This is an optimization exercise on Yosys and OpenROAD, whose aim is small area and a short achievable clock period, not a production implementation.
At most, simulation tests tie the RTL to the original design; equivalence was not proved.
Some runs may be left out. An edit can pass the tests and still lose a function that they never use.
Function not checked in run 5: the RTL went through the layout flow alone.

==> run_1/chip.png <==
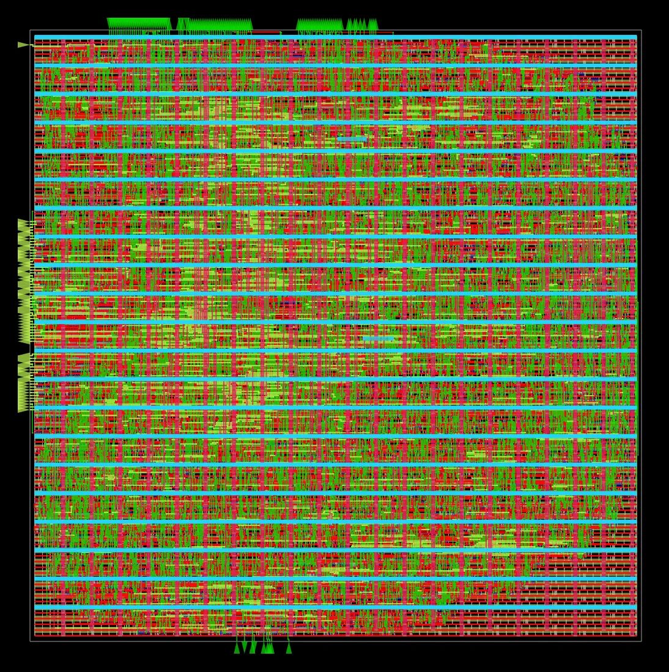
==> run_1/io_fan.png <==
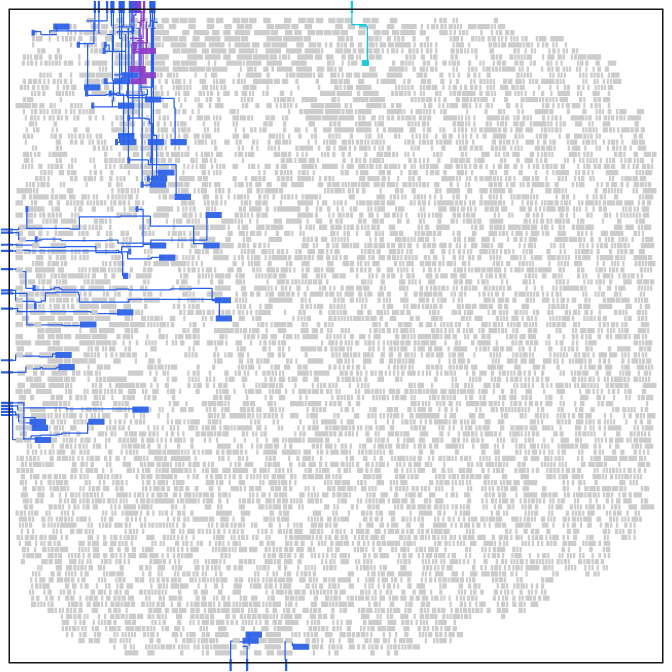
==> run_1/placement_by_type.png <==
Bar = 100 µm. Fill, decap, tap and diode cells in gray.
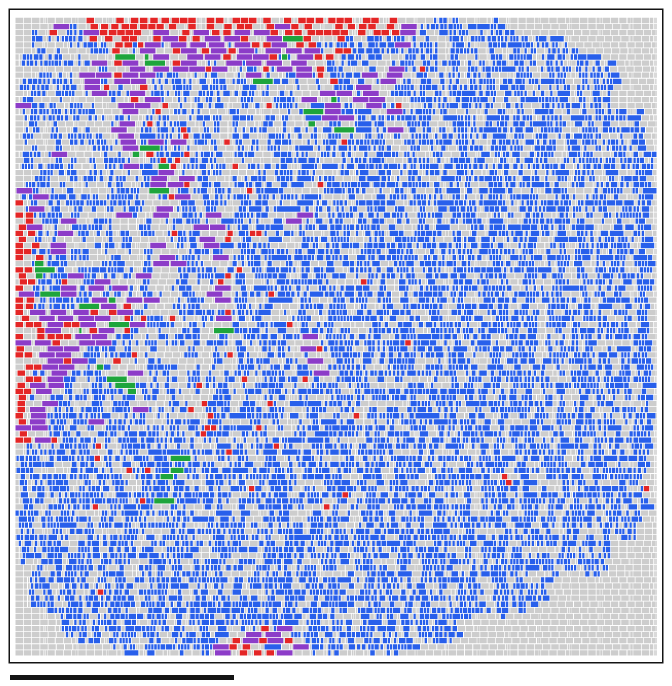
--- flow/design.v: outline only ---
// module alu_top: 3703 lines
module alu_top(
    input             clk,
    input      [31:0] a,
    input      [31:0] b,
    input      [3:0]  opcode,
    input             cin,
    input             bin,
    input             en,
    output reg [31:0] sum,
    output reg [31:0] diff,
    output reg [31:0] result,
    output reg        cout,
    output reg        bout,
    output            zero,
    output            sign,
    output reg        carry,
    output reg        overflow,
    output            parity
);
  // ...
==> flow/flow/run.sh <==
#!/bin/bash
# The standard layout (standard.sh) with two changes:
#  - synthesis skips the adder-cell step (extract_fa + ADDER_MAP_FILE), so ABC maps the
#    adders of the divide/multiply array itself;
#  - up to clock-tree synthesis, repair_timing aims for SETUP_SLACK_MARGIN ns of setup slack
#    instead of 0, so it sizes the long divider paths even though they meet the 125 ns clock.
# Routing and the rest run as in the standard flow.
set -euo pipefail
bash standard.sh ADDER_MAP_FILE= SETUP_SLACK_MARGIN=80 cts > orfs_make_cts.log 2>&1
bash standard.sh ADDER_MAP_FILE= finish > orfs_make_finish.log 2>&1
==> flow/standard.sh <==
#!/bin/bash
# synth_recipe.tcl (not shown) runs the flow's synth.tcl, then flattens the netlist and writes it again
# the make line also repeats each setting of config.mk as NAME=value (left out here)
make -C /OpenROAD-flow-scripts/flow DESIGN_CONFIG=/design/flow/config.mk WORK_HOME=/design/flow/orfs CLKGATE_MAP_FILE= SYNTH_SCRIPT=/design/flow/synth_recipe.tcl "${@:-finish}"
==> flow/config.mk <==
export PLATFORM = sky130hd
export DESIGN_NAME = alu_top
export DESIGN_NICKNAME = alu_top
export VERILOG_FILES = /design/flow/design.v
export SDC_FILE = /design/flow/constraint.sdc
export NUM_CORES = 4
export LEC_CHECK = 0
export ABC_AREA = 1
export CAP_MARGIN = 20
export CORE_MARGIN = 2
export CORE_UTILIZATION = 55
export PLACE_DENSITY = 0.7
export SLEW_MARGIN = 20
==> flow/constraint.sdc <==
create_clock -name core_clock -period 125.0 [get_ports {clk}]
set_input_delay 25.0000 -clock core_clock [delete_from_list [all_inputs] [get_ports {clk}]]
set_output_delay 25.0000 -clock core_clock [all_outputs]
set_load 0.01 [all_outputs]
==> out/qor.csv, run 1 <==
metric,value,unit
Avg WL per Cell,17.8,µm
starting density of the core,55.5,%
TritonRoute pass-1 iters,6,
first-pass GRT wire length,245000,µm
headroom to the max-slew limit,24.2,%
CTS tree,yes,
RSZ-0062 raised after global routing,false,
Skew-Pair Late Insertion Delay,0.48,ns
FF/Latch Area,0.00382,mm²
pin count of the biggest net entering global routing,64,
hpwl dp,124000,µm
Post-CTS Setup Repair Bufs,0,
aggregate global-route resource usage,36.0,%
"EDFF count, synth",0,
detailed-route via count,48900,
initial antenna violation count,4,
Hold Path Stages,2,
WL final,157000,µm
fill count,8464,
Post-synth ARST share,0,%
die area,0.0851,mm²
Initial DRC Count,3926,
Post-Synthesis Net Count,7728,
crit-path max cell delay,0.63,ns
synthesized area,0.0455,mm²
Worst Path Required,125.31,ns
vias in the first global route,44200,
Mapped Avg Cell Area,5.94,µm²
worst slew pin tran,1.13,ns
area of the multi-input gates,0.0350,mm²
Reg2Reg Setup Slack,79.57,ns
Most used DFF post-synth,dfxtp_1,
clock transition at the registers of the reported paths,0.08,ns
CTS HTree Levels,4,
Hold/Removal Path Class,flip-flop to flip-flop,
Synth cell types,96,
post-route minimum period,45.43,ns
Final Hold Vio Count,0,
Syn. warnings,1,
share of cells above drive strength 1,25.5,%
Worst path slowest cell,buf_4,
Setup TNS,0,ns
CP startpoint kind,flip-flop,
Via density,5.57,
critical path arrival,45.74,ns
Hold WS,0.576,ns
most frequent cells in the layout,"nand2_1 (2552), nand3_1 (812), nand2_2 (665)",
Max Cap Viol,0,
GPL Wtd Cong,0.980,
CTS buffer count,17,
WS Path Type,flip-flop to flip-flop,
"commonest non-fill, non-tap cell in the layout",nand2_1,
Mapped Cells,7656,
CTS max path bufs,2,
DRC violation count after routing,0,
sequential-to-total area share from yosys stat,8.40,%
Setup Skew,0.0227,ns
Area growth syn-to-layout,3.05,%
final setup vio count,0,
Final Max Slew Viols,0,
gr ovfl total,0,
DRT antenna net count,0,
Root Buffer,clkbuf_16,
cell mode on critical path,nand2_2,
R2R depth,348,
crit end category,flip-flop,
Yosys reg bits,191,
post-route clock period utilization,36.3,%
CTS Sinks,191,
status,no timing/DRC/antenna violations,
"Max FO, Critical Path",63,
nets,7776,
Core ar.,0.0820,mm²
die width,292,µm
fmax,22.0,MHz
Back to the opening pictures, chip.png:
die extent in y: 292 µm
post-route insts no fill: 8789

Back to the opening pictures, io_fan.png:
legend:
  blue:
    port: `a`
    bits: 32
    direction: input
    edge: 15 left, 14 top, 3 bottom
    end_cells: 54
    buffers: 32
    wire: 1920 µm
  purple:
    port: `opcode`
    bits: 4
    direction: input
    edge: top
    end_cells: 6
    buffers: 4
    wire: 144 µm
  cyan:
    port: `parity`
    bits: 1
    direction: output
    edge: top
    end_cells: 1
    buffers: 1
    wire: 33.8 µm
I/O Pins: 175
IO Port Bufs: 174

Back to the opening pictures, placement_by_type.png:
legend:
  red:
    class: remaining buffers and delay cells
    cells: 247
  blue:
    class: combinational and other logic
    cells: 7247
  green:
    class: clock drivers and dummy loads
    cells: 31
  purple:
    class: sequential cells
    cells: 191
final design utilization: 57.2%
Rows: 105
final instance area: 0.0469 mm²

==> run 1: final cells by class <==
type	instances	share of cell area, %
sequential	191	8.16
multi-input combinational	6312	74.7
tap	1070	2.85
clock buffer	19	0.944
timing repair buffer	247	4.88
clock inverter	12	0.253
inverter	935	8.24
antenna	3	0.0160
==> run 1: kinds of logic after synthesis <==
| logic type | share of synthesized area [%] |
|---|---|
| flops | 8.40 |
| fa+ha+maj | 0.110 |
| compound gates | 11.7 |
| buf+inv | 14.9 |
| simple gates | 61.4 |
| xor+xnor | 3.45 |
==> run 1: cell usage after synthesis (all sizes together), types with 10 or more instances <==
cell type	n	share of area [%]
nand2	3410	35
nand3	1057	15
inv	870	7.4
nor2	485	4.7
o21ai	395	6.1
dfxtp	191	8.4
or2	187	2.7
a21oi	176	2.0
xor2	122	2.4
clkbuf	118	2.9
buf	98	3.5
and2	58	0.91
nand3b	54	1.0
xnor2	54	1.0
clkinv	52	0.58
nor3	46	0.70
nand4	42	0.64
a21boi	28	0.52
o211ai	25	0.46
o22ai	25	0.36
a31oi	18	0.36
o2111ai	18	0.35
o21a	17	0.34
nor4	15	0.25
a2111oi	14	0.27
bufinv	11	0.48
o221ai	10	0.19
==> run 1: per-stage QoR <==
step	cell area, µm²	instances	setup WS, ns	util (%)
after floorplan	45500	7656	83.24	-
after global placement	46300	8755	79.62	56.5
after detailed placement	46300	8755	79.09	56.5
after CTS	46900	8786	80.05	57.2
after global routing	46900	8787	75.81	57.2
final	46900	8789	79.57	57.2
==> run 1: worst max-delay path, delay by kind of cell, from the launching register on <==
| kind | cells | cell delay, ns |
|---|---|---|
| buffers and inverters | 31 | 6.34 |
| AOI/OAI and AO/OA | 8 | 1.19 |
| DFF | 1 | 0.53 |
| and+or+nand+nor | 309 | 36.09 |
==> run 1: layer usage <==
metal  up-vias  track usage (%)  share of wire, %
met5         -                0             0.015
met4         4             13.8               4.2
met3       346             5.82               8.5
met2      1808             58.6                44
met1     22300             47.4                43
li1      24500                -                 -
==> run 1: timing repair <==
item / CTS / global route
hold buffers: 0 / 0
setup endpoints to repair: 11 / 0
gates resized for setup: 3 / 0
==> run 1 -> run 2 <==
--- a/flow/flow/run.sh
+++ b/flow/flow/run.sh
@@ -6,5 +6,5 @@
 #    instead of 0, so it sizes the long divider paths even though they meet the 125 ns clock.
 # Routing and the rest run as in the standard flow.
 set -euo pipefail
-bash standard.sh ADDER_MAP_FILE= SETUP_SLACK_MARGIN=80 cts > orfs_make_cts.log 2>&1
+bash standard.sh ADDER_MAP_FILE= SETUP_SLACK_MARGIN=92 cts > orfs_make_cts.log 2>&1
 bash standard.sh ADDER_MAP_FILE= finish > orfs_make_finish.log 2>&1
==> run_2/layer_met2.png <==
Bar = 100 µm.
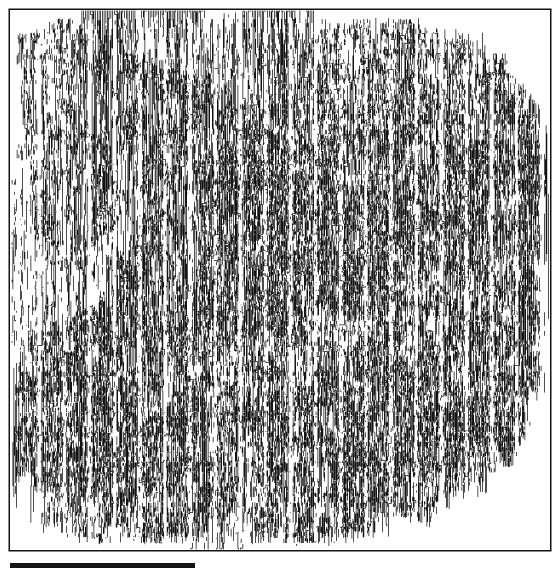
longest straight run: 81.9 µm
main direction: vertical
share of all routed wire: 42%
wire length on this layer: 84.7 mm
detailed-route via count: 56800
M2 GR Usage: 70.9%
WL final: 200000 µm

==> run_2/detail.png <==
Window x 136 to 156, y 194 to 214 µm. Cells in gray, sequential cells in the stronger gray; small squares are vias.
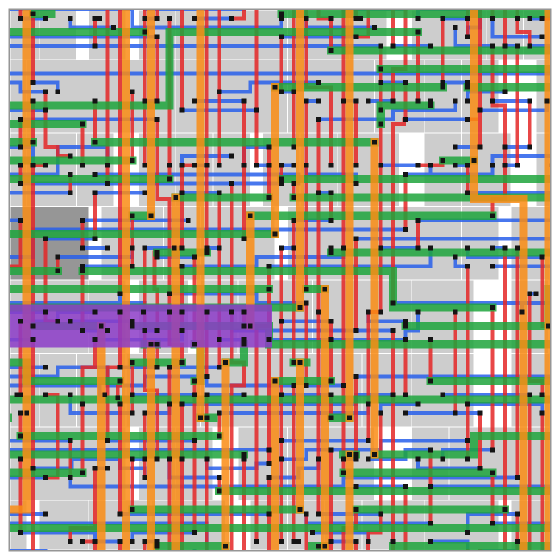
legend:
  orange:
    layer: metal 4
  red:
    layer: metal 2
  purple:
    layer: metal 5
  blue:
    layer: metal 1
  green:
    layer: metal 3
sequential cells in the window: 0
most frequent: nand2_1 (13), nand2_2 (7), nor2_1 (7)
cells with their middle in the window: 60

==> run 2 against run 1 <==
Net effect: still clean on timing, DRC and antenna; maximum frequency is 6.3% higher; sequential share of layout area is 1.5 points lower; clock skew is 0.0031 ns higher; die area stayed put; global-route usage is 9.7 points higher; final cell count is 8.0% higher; via count is 16% higher; critical path type is now input pin to flip-flop; largest cell class unchanged.
==> out/qor.csv, run 2 <==
metric,value,unit,change
status,no timing/DRC/antenna violations,,unchanged
crit-path max cell delay,0.61,ns,was 0.63 ns
I/O Pins,175,,unchanged
pin count of the biggest net entering global routing,45,,was 64
die area,0.0851,mm²,unchanged
CTS tree,yes,,unchanged
worst slew pin tran,1.24,ns,was 1.13 ns
FF/Latch Area,0.00383,mm²,was 0.00382 mm²
critical path arrival,43.12,ns,was 45.74 ns
Max Cap Viol,0,,unchanged
die width,292,µm,unchanged
"EDFF count, synth",0,,unchanged
Avg WL per Cell,21.1,µm,was 17.8 µm
GPL Wtd Cong,1.01,,was 0.980
RSZ-0062 raised after global routing,false,,unchanged
Area growth syn-to-layout,26.5,%,was 3.05%
Worst path slowest cell,nor4_4,,was buf_4
clock transition at the registers of the reported paths,0.08,ns,about the same
area of the multi-input gates,0.0397,mm²,was 0.0350 mm²
IO Port Bufs,174,,unchanged
pre-CTS setup slack,80.33,ns,was 79.09 ns
WS Path Type,input pin to flip-flop,,was flip-flop to flip-flop
first-pass GRT wire length,307000,µm,was 245000 µm
Skew-Pair Late Insertion Delay,0.49,ns,was 0.48 ns
Most used DFF post-synth,dfxtp_1,,unchanged
Worst Path Required,125.38,ns,was 125.31 ns
"commonest non-fill, non-tap cell in the layout",nand2_1,,unchanged
sequential-to-total area share from yosys stat,8.40,%,unchanged
final instance area,0.0576,mm²,was 0.0469 mm²
"Max FO, Critical Path",10,,was 63
Syn. warnings,1,,unchanged
Synth area leader,nand2_1,,unchanged
die extent in y,292,µm,unchanged
Mapped Cells,7656,,unchanged
Post-synth ARST share,0,%,unchanged
crit end category,flip-flop,,unchanged
Final Max Slew Viols,0,,unchanged
CP startpoint kind,input pin,,was flip-flop
Hold Path Stages,2,,unchanged
CTS max path bufs,2,,unchanged
-- run 2: layout make-up --
class / instances / share of cell area [%]
Inverter: 935 / 6.98
Tap cell: 1070 / 2.33
Multi-Input combinational cell: 6387 / 69.0
Clock buffer: 18 / 0.745
Timing Repair inverter: 7 / 0.115
Clock inverter: 14 / 0.259
Timing Repair Buffer: 868 / 13.9
Sequential cell: 191 / 6.66
Antenna cell: 1 / 0.00435
-- run 2: repair_timing --
action,4_1_cts,5_1_grt
hold buffers,0,0
endpoints found under the setup margin,47,0
buffers inserted,609,0
resized for setup,1016,0
-- run 2: per-stage QoR --
stage	utilization (%)
after global routing	70.2
after floorplan	-
final	70.2
after detailed placement	56.7
after CTS	70.2
after global placement	56.7
-- run 2: routing by layer --
metal,global-route usage (%),wire [µm],up-vias
met3,11.9,24700,1232
li1,-,-,26100
met1,53.8,72600,25800
met5,0,104,-
met4,34.9,18000,16
met2,70.9,84700,3664
-- run 2: worst min-delay path: stages, from the launching register on --
cell and delay [ns]:
dfxtp_1 0.30, inv_1 0.08, xor2_1 0.09
-- run 2: logic make-up after synthesis --
group                      after synthesis  synth area share [%]
buffers and inverters                 1153                  14.9
adders and majority gates                5                 0.110
DFF                                    191                  8.40
AOI/OAI and AO/OA                      772                  11.7
xor gates and xnor gates               176                  3.45
and+or+nand+nor                       5359                  61.4
==> run 2 -> run 3 <==
--- a/flow/flow/run.sh
+++ b/flow/flow/run.sh
@@ -6,5 +6,5 @@
 #    instead of 0, so it sizes the long divider paths even though they meet the 125 ns clock.
 # Routing and the rest run as in the standard flow.
 set -euo pipefail
-bash standard.sh ADDER_MAP_FILE= SETUP_SLACK_MARGIN=92 cts > orfs_make_cts.log 2>&1
+bash standard.sh ADDER_MAP_FILE= SETUP_SLACK_MARGIN=88 cts > orfs_make_cts.log 2>&1
 bash standard.sh ADDER_MAP_FILE= finish > orfs_make_finish.log 2>&1
==> run_3/clock_tree.png <==
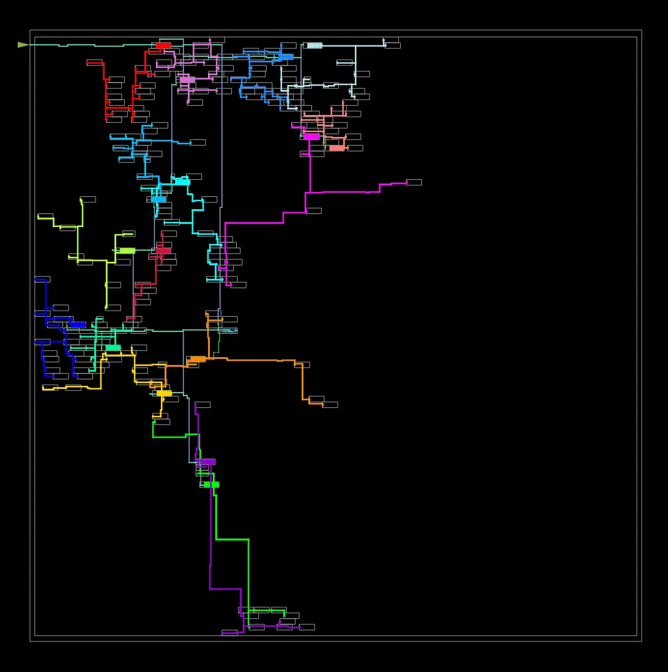
CTS HTree Levels: 4
CTS buffer count: 17
flip-flop and latch count: 191
Root Buffer: clkbuf_16

==> run_3/detail.png <==
Window x 136 to 156, y 194 to 214 µm. Cells in gray, sequential cells in the stronger gray; small squares are vias.
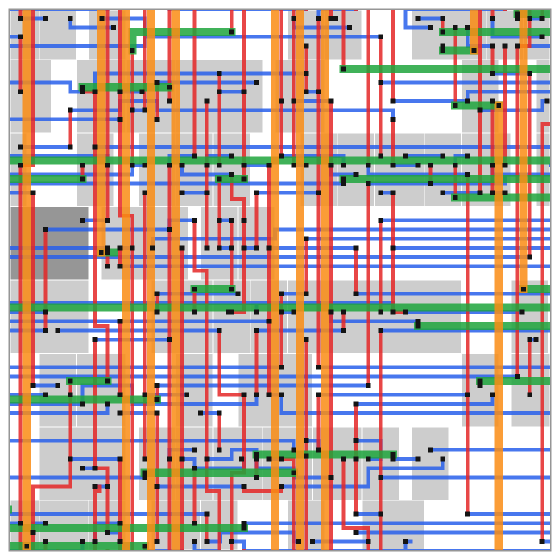
legend:
  red:
    layer: metal 2
  orange:
    layer: metal 4
  green:
    layer: metal 3
  blue:
    layer: metal 1
sequential cells in the window: 0
most frequent: nand2_1 (16), nand3_1 (7)
cells with their middle in the window: 50

==> run 3 against run 2 <==
Net effect: wire length is 12% lower; final cell count is 5.9% lower; register-to-register slack worse by 0.77 ns; first-iteration DRC count is 22% lower; critical endpoint unchanged.
==> out/qor.csv, run 3 <==
metric,value,unit,change
CP startpoint kind,input pin,,unchanged
IO Port Bufs,174,,unchanged
hpwl dp,130000,µm,unchanged
"EDFF count, synth",0,,unchanged
post-route minimum period,42.69,ns,was 42.74 ns
WL final,176000,µm,was 200000 µm
Area growth syn-to-layout,8.26,%,was 26.5%
Core ar.,0.0820,mm²,unchanged
Synth area leader,nand2_1,,unchanged
Worst path slowest cell,nor4_4,,unchanged
initial antenna violation count,6,,was 14
Final Hold Vio Count,0,,unchanged
die width,292,µm,unchanged
CTS Sinks,191,,unchanged
Setup TNS,0,ns,unchanged
Most used DFF post-synth,dfxtp_1,,unchanged
nets,7919,,was 8479
Mapped Avg Cell Area,5.94,µm²,unchanged
RSZ-0062 raised after global routing,false,,unchanged
wire length on met1,70300,µm,was 72600 µm
detailed-route via count,51400,,was 56800
CTS Hold Buffers Added,0,,unchanged
CTS tree,yes,,unchanged
crit end category,flip-flop,,unchanged
main area contributors after synthesis,"nand2_1 (21%), nand2_2 (9.1%), nand3_1 (8.9%)",,unchanged
WL met2,75500,µm,was 84700 µm
Yosys reg bits,191,,unchanged
Max Cap Viol,0,,unchanged
headroom to the max-slew limit,15.4,%,was 17.0%
status,no timing/DRC/antenna violations,,unchanged
most frequent cells after synthesis,"nand2_1 (2552), nand3_1 (812), nand2_2 (665)",,unchanged
Setup Skew,0.0263,ns,was 0.0258 ns
Skew-Pair Late Insertion Delay,0.49,ns,about the same
vias in the first global route,47500,,was 54800
Post-synth ARST share,0,%,unchanged
pre-CTS setup slack,80.33,ns,unchanged
most frequent cells in the layout,"nand2_1 (2540), nand3_1 (797), nand2_2 (675)",,"was nand2_1 (2272), nand2_2 (855), nand3_1 (727)"
synthesized area,0.0455,mm²,unchanged
crit-path max cell delay,0.62,ns,was 0.61 ns
CTS max path bufs,2,,unchanged
most frequent cell after synthesis,nand2_1,,unchanged
fill count,8160,,was 6834
die extent in y,292,µm,unchanged
Worst Path Required,125.37,ns,was 125.38 ns
GPL Wtd Cong,1.01,,unchanged
fmax,23.4,MHz,about the same
metal3 WL,17800,µm,was 24700 µm
Rows,105,,unchanged
final design utilization,60.1,%,was 70.2%
Avg WL per Cell,19.7,µm,was 21.1 µm
die area,0.0851,mm²,unchanged
Synth cell types,96,,unchanged
Final Max Slew Viols,0,,unchanged
Area after DPL,0.0465,mm²,unchanged
clock transition at the registers of the reported paths,0.08,ns,about the same
FF/Latch Area,0.00383,mm²,about the same
top routing layer in use,met5,,unchanged
post-route clock period utilization,34.2,%,about the same
Hold/Removal Path Class,flip-flop to flip-flop,,unchanged
"Max FO, Critical Path",10,,unchanged
pin count of the biggest net entering global routing,45,,unchanged
area of the multi-input gates,0.0363,mm²,was 0.0397 mm²
I/O Pins,175,,unchanged
post-route insts no fill,8930,,was 9491
top cell type's share of synthesized area,21.0,%,unchanged
worst slew pin tran,1.26,ns,was 1.24 ns
share of cells above drive strength 1,27.7,%,was 38.6%
critical path arrival,43.07,ns,was 43.12 ns
starting density of the core,55.5,%,unchanged
R2R depth,336,,was 340
DRC violation count after routing,0,,unchanged
Reg2Reg Setup Slack,87.12,ns,was 87.89 ns
gr ovfl total,0,,unchanged
DRT antenna net count,0,,unchanged
Mapped Cells,7656,,unchanged
Post-Synthesis Net Count,7728,,unchanged
TritonRoute pass-1 iters,6,,was 7
sequential-to-total area share from yosys stat,8.40,%,unchanged
cell mode on critical path,nand2_1,,unchanged
fin worst setup slack,82.31,ns,was 82.26 ns
placed cell count,8755,,unchanged
final instance area,0.0493,mm²,was 0.0576 mm²
aggregate global-route resource usage,40.1,%,was 45.6%
Initial DRC Count,4961,,was 6352
first-pass GRT wire length,269000,µm,was 307000 µm
WS Path Type,input pin to flip-flop,,unchanged
"commonest non-fill, non-tap cell in the layout",nand2_1,,unchanged
Via density,5.75,,was 5.98
Syn. warnings,1,,unchanged
Hold WS,0.518,ns,was 0.513 ns
diode count,0,,was 1
final setup vio count,0,,unchanged
Hold Path Stages,2,,unchanged
run 3: layout make-up:
type	instances	area share [%]
multi-input cells	6360	73.6
inverters	935	7.92
flip-flops and latches	191	7.77
repair buffers	342	6.78
well taps	1070	2.72
clock buffers	18	0.871
clock inverters	14	0.302
run 3: routing by layer:
| layer | vias to the layer above | global-route usage (%) |
|---|---|---|
| met5 | - | 0 |
| met4 | 6 | 23.8 |
| met3 | 645 | 6.96 |
| met2 | 2568 | 63.4 |
| met1 | 23300 | 51.0 |
| li1 | 24900 | - |
run 3: what timing repair did:
item,CTS,global route
buffers inserted,89,0
setup endpoints to repair,45,0
resized for setup,118,0
run 3: kinds of logic after synthesis:
family,Yosys count,share of synthesized area (%)
AND/OR/NAND/NOR,5359,61.4
AO/OA/AOI/OAI,772,11.7
XOR/XNOR,176,3.45
flip-flops,191,8.40
adder cells (fa/ha/maj),5,0.110
buffers and inverters,1153,14.9
run 3: worst max-delay path, delay by kind of cell:
family          cells  cell delay (ns)
simple gates       94            10.36
compound gates     31             4.19
buf+inv            17             2.00
fa+ha+maj           5             1.47
==> run 3 -> run 4 <==
--- a/flow/flow/run.sh
+++ b/flow/flow/run.sh
@@ -6,5 +6,5 @@
 #    instead of 0, so it sizes the long divider paths even though they meet the 125 ns clock.
 # Routing and the rest run as in the standard flow.
 set -euo pipefail
-bash standard.sh ADDER_MAP_FILE= SETUP_SLACK_MARGIN=88 cts > orfs_make_cts.log 2>&1
+bash standard.sh ADDER_MAP_FILE= SETUP_SLACK_MARGIN=84 cts > orfs_make_cts.log 2>&1
 bash standard.sh ADDER_MAP_FILE= finish > orfs_make_finish.log 2>&1
==> run_4/chip.png <==
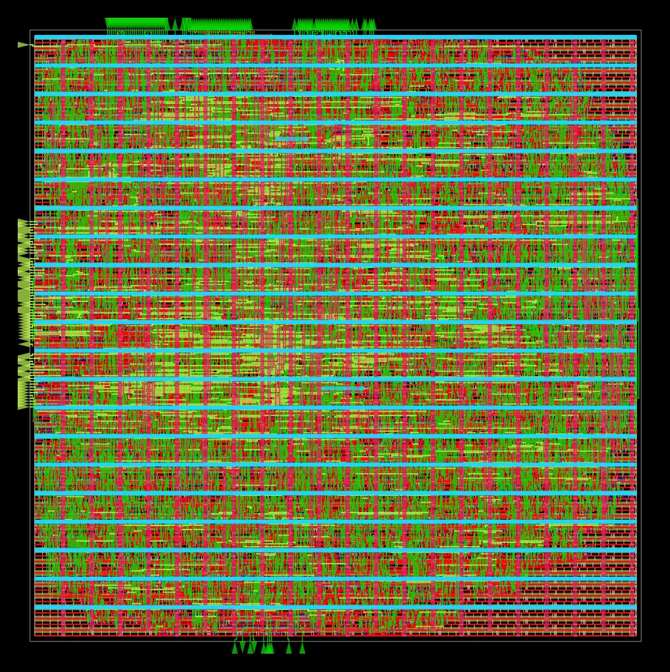
die width: 292 µm
die area: 0.0851 mm²

==> run_4/detail.png <==
Window x 136 to 156, y 194 to 214 µm. Cells in gray, sequential cells in the stronger gray; small squares are vias.
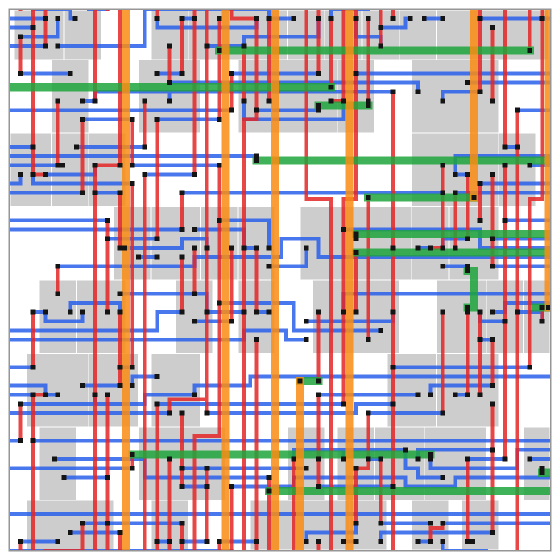
legend:
  green:
    layer: metal 3
  blue:
    layer: metal 1
  red:
    layer: metal 2
  orange:
    layer: metal 4
most frequent: nand2_1 (18), inv_1 (6), nand3_1 (5)
cells with their middle in the window: 50
sequential cells in the window: 0

==> run 4 against run 3 <==
Net effect: critical endpoint is now rk_q[2]; via count fell by 2.7%; critical path type unchanged; global-route usage fell by 2.9 points; still clean; highest routed layer unchanged; final cell count fell by 0.44%.
==> out/qor.csv, run 4 <==
metric,value,unit,change
Reg2Reg Setup Slack,83.32,ns,was 87.12 ns
"EDFF count, synth",0,,unchanged
synthesized area,0.0455,mm²,unchanged
CTS max path bufs,2,,unchanged
Via density,5.62,,was 5.75
Yosys reg bits,191,,unchanged
Synth cell types,96,,unchanged
Initial DRC Count,4356,,was 4961
Most used DFF post-synth,dfxtp_1,,unchanged
final setup vio count,0,,unchanged
Setup TNS,0,ns,unchanged
nets,7879,,was 7919
DRT antenna net count,0,,unchanged
crit-path max cell delay,0.51,ns,was 0.62 ns
Root Buffer,clkbuf_16,,unchanged
sequential-to-total area share from yosys stat,8.40,%,unchanged
CTS HTree Levels,4,,unchanged
main area contributors after synthesis,"nand2_1 (21%), nand2_2 (9.1%), nand3_1 (8.9%)",,unchanged
cell mode on critical path,nand2_1,,unchanged
TritonRoute pass-1 iters,8,,was 6
gr ovfl total,0,,unchanged
Final Hold Vio Count,0,,unchanged
CP startpoint kind,input pin,,unchanged
post-route minimum period,42.68,ns,was 42.69 ns
top cell type's share of synthesized area,21.0,%,unchanged
R2R depth,355,,was 336
detailed-route via count,50000,,was 51400
initial antenna violation count,8,,was 6
IO Port Bufs,174,,unchanged
most frequent cell after synthesis,nand2_1,,unchanged
Syn. warnings,1,,unchanged
headroom to the max-slew limit,17.2,%,was 15.4%
CTS tree,yes,,unchanged
CTS Sinks,191,,unchanged
crit end category,flip-flop,,unchanged
Hold Path Stages,2,,unchanged
"commonest non-fill, non-tap cell in the layout",nand2_1,,unchanged
Setup Skew,0.0194,ns,was 0.0263 ns
I/O Pins,175,,unchanged
clock transition at the registers of the reported paths,0.07,ns,was 0.08 ns
WL final,162000,µm,was 176000 µm
Area growth syn-to-layout,5.73,%,was 8.26%
Post-synth ARST share,0,%,unchanged
Mapped Avg Cell Area,5.94,µm²,unchanged
fill count,8384,,was 8160
Post-Synthesis Net Count,7728,,unchanged
Final Max Slew Viols,0,,unchanged
area of the multi-input gates,0.0355,mm²,was 0.0363 mm²
critical path arrival,43.07,ns,about the same
DRC violation count after routing,0,,unchanged
Worst Path Required,125.38,ns,was 125.37 ns
worst slew pin tran,1.23,ns,was 1.26 ns
GPL Wtd Cong,0.986,,was 1.01
hpwl dp,124000,µm,was 130000 µm
most frequent cells in the layout,"nand2_1 (2544), nand3_1 (802), nand2_2 (673)",,"was nand2_1 (2540), nand3_1 (797), nand2_2 (675)"
WS Path Type,input pin to flip-flop,,unchanged
most frequent cells after synthesis,"nand2_1 (2552), nand3_1 (812), nand2_2 (665)",,unchanged
Core ar.,0.0820,mm²,unchanged
status,no timing/DRC/antenna violations,,unchanged
Skew-Pair Late Insertion Delay,0.47,ns,was 0.49 ns
vias in the first global route,45600,,was 47500
FF/Latch Area,0.00382,mm²,was 0.00383 mm²
Max Cap Viol,0,,unchanged
first-pass GRT wire length,252000,µm,was 269000 µm
fmax,23.4,MHz,about the same
pin count of the biggest net entering global routing,48,,was 45
Avg WL per Cell,18.3,µm,was 19.7 µm
starting density of the core,55.5,%,unchanged
RSZ-0062 raised after global routing,false,,unchanged
Worst path slowest cell,clkdlybuf4s50_1,,was nor4_4
Rows,105,,unchanged
CTS Hold Buffers Added,0,,unchanged
Hold/Removal Path Class,flip-flop to flip-flop,,unchanged
share of cells above drive strength 1,27.1,%,was 27.7%
aggregate global-route resource usage,37.2,%,was 40.1%
Synth area leader,nand2_1,,unchanged
"Max FO, Critical Path",8,,was 10
CTS buffer count,17,,unchanged
post-route clock period utilization,34.1,%,was 34.2%
Mapped Cells,7656,,unchanged
-- run 4: cell type report --
| class | count | share of cell area [%] |
|---|---|---|
| timing repair buffer | 333 | 6.15 |
| multi-input combinational | 6328 | 73.8 |
| clock buffer | 18 | 0.913 |
| clock inverter | 13 | 0.351 |
| timing repair inverter | 1 | 0.0156 |
| inverter | 935 | 8.06 |
| antenna | 2 | 0.0104 |
| sequential | 191 | 7.95 |
| tap | 1070 | 2.78 |
-- run 4: through the flow --
stage          worst slack [ns]  util [%]  instances  instance area, µm²  hold slack, ns
6_report                  82.32      58.7       8891               48100           0.522
5_1_grt                   79.93      58.7       8889               48100           0.548
4_1_cts                   82.91      58.7       8889               48100           0.519
3_5_place_dp              80.10      56.6       8755               46400           0.508
3_3_place_gp              80.77      56.6       8755               46400           0.508
2_1_floorplan             84.06         -       7656               45600           0.466
-- run 4: metal layers --
layer,vias up,GRT usage [%],share of wire [%]
met5,-,0,0.020
met4,4,17.2,5.1
li1,24700,-,-
met2,1984,60.5,44
met1,22800,48.5,42
met3,409,5.40,8.6
-- run 4: worst max-delay path, delay by kind of cell --
| family | cells | cell delay (ns) |
|---|---|---|
| adders and majority gates | 5 | 1.52 |
| AOI/OAI and AO/OA | 30 | 4.19 |
| and+or+nand+nor | 94 | 10.27 |
| buffers and inverters | 17 | 2.03 |
-- run 4: cells by family (layout without fill, tap and decap cells) --
logic type,Yosys count,in the layout,share of synthesized area (%)
and+or+nand+nor,5359,5375,61.4
buffers and inverters,1153,1300,14.9
DFF,191,191,8.40
AOI/OAI and AO/OA,772,772,11.7
xor gates and xnor gates,176,176,3.45
adders and majority gates,5,5,0.110
other,0,2,0
-- run 4: what timing repair did --
action	in CTS	in global routing
hold endpoints to repair	0	0
setup endpoints to repair	43	0
resized for setup	80	0
setup buffers	86	0
--- run 5: outline of the changes from run 4 ---
flow/design.v: 3703 -> 6648 lines; modules unchanged: 0
  alu_top: edited, 3703 -> 6648 lines
==> flow/flow/run.sh (replaced) <==
#!/bin/bash
# The standard layout (standard.sh), except that up to clock-tree synthesis
# repair_timing aims for SETUP_SLACK_MARGIN ns of setup slack instead of 0, so it sizes the
# long divider paths even though they meet the 125 ns clock. Routing and the rest run as in
# the standard flow.
set -euo pipefail
bash standard.sh SETUP_SLACK_MARGIN=84 cts > orfs_make_cts.log 2>&1
bash standard.sh finish > orfs_make_finish.log 2>&1
==> run_5/io_fan.png <==
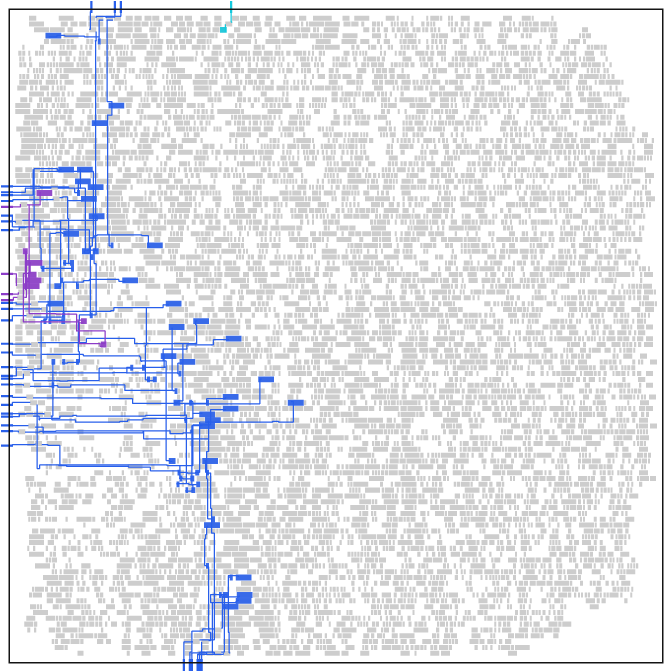
legend:
  blue:
    port: `a`
    bits: 32
    direction: input
    edge: 23 left, 6 bottom, 3 top
    end_cells: 84
    buffers: 32
    wire: 3210 µm
  cyan:
    port: `parity`
    bits: 1
    direction: output
    edge: top
    end_cells: 1
    buffers: 1
    wire: 9.30 µm
  purple:
    port: `opcode`
    bits: 4
    direction: input
    edge: left
    end_cells: 8
    buffers: 4
    wire: 264 µm

==> run_5/chip.png <==
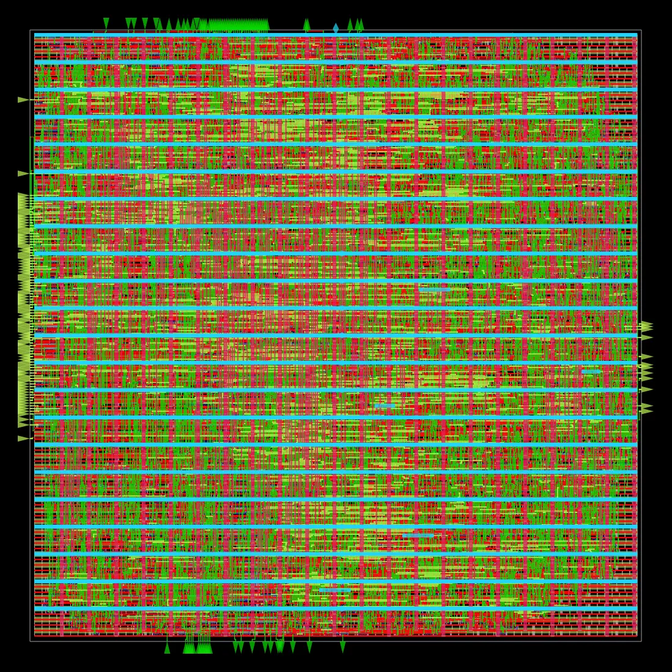
final instance area: 0.0541 mm²
die area: 0.0927 mm²
final design utilization: 60.3%
post-route insts no fill: 8505

==> run 5 against run 4 <==
Net effect: final cell count shrank 4.3%; synthesized area rose by 9.0%; first-iteration DRC count increased by 35%; wire length is 21% higher; non-clock buffer count decreased by 37; critical path type is now flip-flop to flip-flop.
==> out/qor.csv, run 5 <==
metric,value,unit,change
Final Hold Vio Count,0,,unchanged
Root Buffer,clkbuf_16,,unchanged
Yosys reg bits,227,,was 191
die width,304,µm,was 292 µm
nets,8450,,was 7879
Avg WL per Cell,23.0,µm,was 18.3 µm
WL final,196000,µm,was 162000 µm
first-pass GRT wire length,294000,µm,was 252000 µm
GPL Wtd Cong,1.02,,was 0.986
fmax,23.8,MHz,was 23.4 MHz
Skew-Pair Late Insertion Delay,0.60,ns,was 0.47 ns
starting density of the core,55.3,%,was 55.5%
CTS tree,yes,,unchanged
CP startpoint kind,flip-flop,,was input pin
most frequent cell after synthesis,nand2_1,,unchanged
Via density,5.94,,was 5.62
most frequent cells after synthesis,"nand2_1 (1728), inv_1 (969), ha_1 (754)",,"was nand2_1 (2552), nand3_1 (812), nand2_2 (665)"
Hold WS,0.599,ns,was 0.522 ns
top cell type's share of synthesized area,19.0,%,was 21.0%
Synth cell types,78,,was 96
"EDFF count, synth",0,,unchanged
Post-Synthesis Net Count,8317,,was 7728
Max Cap Viol,0,,unchanged
Most used DFF post-synth,dfxtp_1,,unchanged
CTS buffer count,26,,was 17
gr ovfl total,0,,unchanged
detailed-route via count,50500,,was 50000
CTS Hold Buffers Added,0,,unchanged
vias in the first global route,47800,,was 45600
Setup Skew,0.0478,ns,was 0.0194 ns
WS Path Type,flip-flop to flip-flop,,was input pin to flip-flop
"commonest non-fill, non-tap cell in the layout",nand2_1,,unchanged
initial antenna violation count,10,,was 8
placed cell count,8445,,was 8755
Syn. warnings,1,,unchanged
IO Port Bufs,174,,unchanged
DRC violation count after routing,0,,unchanged
sequential-to-total area share from yosys stat,9.16,%,was 8.40%
post-route clock period utilization,33.6,%,was 34.1%
R2R depth,278,,was 355
aggregate global-route resource usage,41.4,%,was 37.2%
"Max FO, Critical Path",53,,was 8
synthesized area,0.0496,mm²,was 0.0455 mm²
post-route minimum period,41.98,ns,was 42.68 ns
clock transition at the registers of the reported paths,0.07,ns,about the same
Synth area leader,ha_1,,was nand2_1
Hold Path Stages,2,,unchanged
die extent in y,304,µm,was 292 µm
crit end category,flip-flop,,unchanged
Area growth syn-to-layout,9.08,%,was 5.73%
fill count,8495,,was 8384
main area contributors after synthesis,"ha_1 (19%), nand2_1 (13%), fa_1 (13%)",,"was nand2_1 (21%), nand2_2 (9.1%), nand3_1 (8.9%)"
Setup TNS,0,ns,unchanged
worst slew pin tran,1.21,ns,was 1.23 ns
Final Max Slew Viols,0,,unchanged
status,no timing/DRC/antenna violations,,unchanged
Mapped Cells,7173,,was 7656
DRT antenna net count,0,,unchanged
Reg2Reg Setup Slack,83.02,ns,was 83.32 ns
## run 5: changes by cell type after synthesis, moves of 278 or more
cell     before   now
nand2_1    2552  1728
ha_1          0   754
nand2_2     665    29
nand3_1     812   435
fa_1          0   318
inv_1       654   969
a21oi_1     172   471
o21ai_0     149   427
## run 5: repair_timing
action	CTS	global route
resized for setup	35	0
endpoints found under the setup margin	32	0
setup buffers	5	0
## run 5: layout make-up
class                      instances  area, µm²  area share (%)
sequential                       227       4540            8.39
tap                             1176       1470            2.72
clock inverter                    16        201           0.372
inverter                        1002       3780            6.99
clock buffer                      32        723            1.34
antenna                            3       7.51          0.0139
timing repair inverter             1       5.00         0.00925
timing repair buffer             296       2680            4.96
multi-input combinational       5752      40700            75.2
## run 5: worst max-delay path: cells and delay by family (launching register included)
kind            cells  cell delay (ns)
compound gates     69            12.03
fa+ha+maj          11             4.12
flops               1             0.38
buf+inv            34             7.59
simple gates      164            17.34
## run 5: cells by family after synthesis
family          count (synthesis)  synth area share, %
compound gates               1415                 17.0
xor+xnor                      467                 8.24
fa+ha+maj                    1072                 31.8
buf+inv                      1197                 9.64
flops                         227                 9.16
mux                             1               0.0202
simple gates                 2794                 24.1
## run 5: routing by layer
layer / track usage (%) / share of wire [%] / vias to the layer above
met2: 63.5 / 42 / 2602
met4: 24.0 / 7.2 / 10
met5: 0 / 0.029 / -
li1: - / - / 23900
met3: 8.04 / 10 / 596
met1: 54.2 / 40 / 23400
## run 5: stage by stage
| stage | cell area [µm²] | worst slack [ns] |
|---|---|---|
| after global placement | 53000 | 81.23 |
| final | 54100 | 83.02 |
| after CTS | 54100 | 84.02 |
| after global routing | 54100 | 79.06 |
| after floorplan | 49600 | 84.50 |
| after detailed placement | 53000 | 80.65 |

## Gallery

M2 wires.
Bar = 100 µm.
shot_01.png
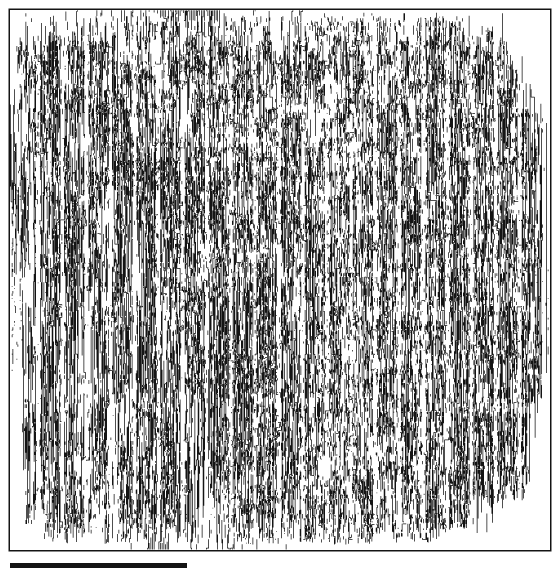
shot_02.png
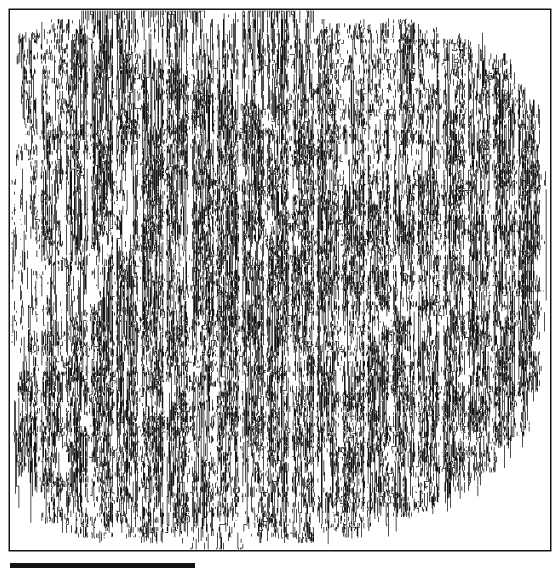
| from | picture |
|---|---|
| run 5 | shot_01.png |
| run 3 | shot_02.png |

Key to shot_02.png:
main direction: vertical
nets with wire on the layer: 6511

-- afterwards: timing with drivers on the ports --
Ports are ideal in the flow. The routed layouts listed here were re-timed in OpenROAD.
Step 1: set_driving_cell puts a clkbuf_16 on clk and a buf_2 on each other input, an assumption about the parent block.
Step 2, shift: input delay + t, output delay - t, t = (earliest + latest rising clock arrival at the registers) / 2. This alone moves slack from input paths to output paths.
Slacks: ideal ports / drivers / drivers and shift; pairs: ideal ports / drivers.
run | t, ns | setup slack, ns | hold WS [ns] | worst setup path after step 2 | pins driven straight from the clock port
run 1 | 0.534 | 79.569 / 79.568 / 79.325 | 0.576 / 0.576 / 0.576 | input to register | 1
run 2 | 0.548 | 82.261 / 82.302 / 81.755 | 0.513 / 0.513 / 0.513 | input to register | 1
run 3 | 0.538 | 82.307 / 82.346 / 81.808 | 0.518 / 0.518 / 0.518 | input to register | 1
run 4 | 0.528 | 82.316 / 82.358 / 81.830 | 0.522 / 0.522 / 0.522 | input to register | 1
run 5 | 0.639 | 83.021 / 83.021 / 83.021 | 0.599 / 0.599 / 0.599 | register to register | 1
After both steps every run listed still meets setup and hold. The setup slack of run 2, which loses most, moves by +0.041 ns with the drivers and by -0.506 ns with both steps.
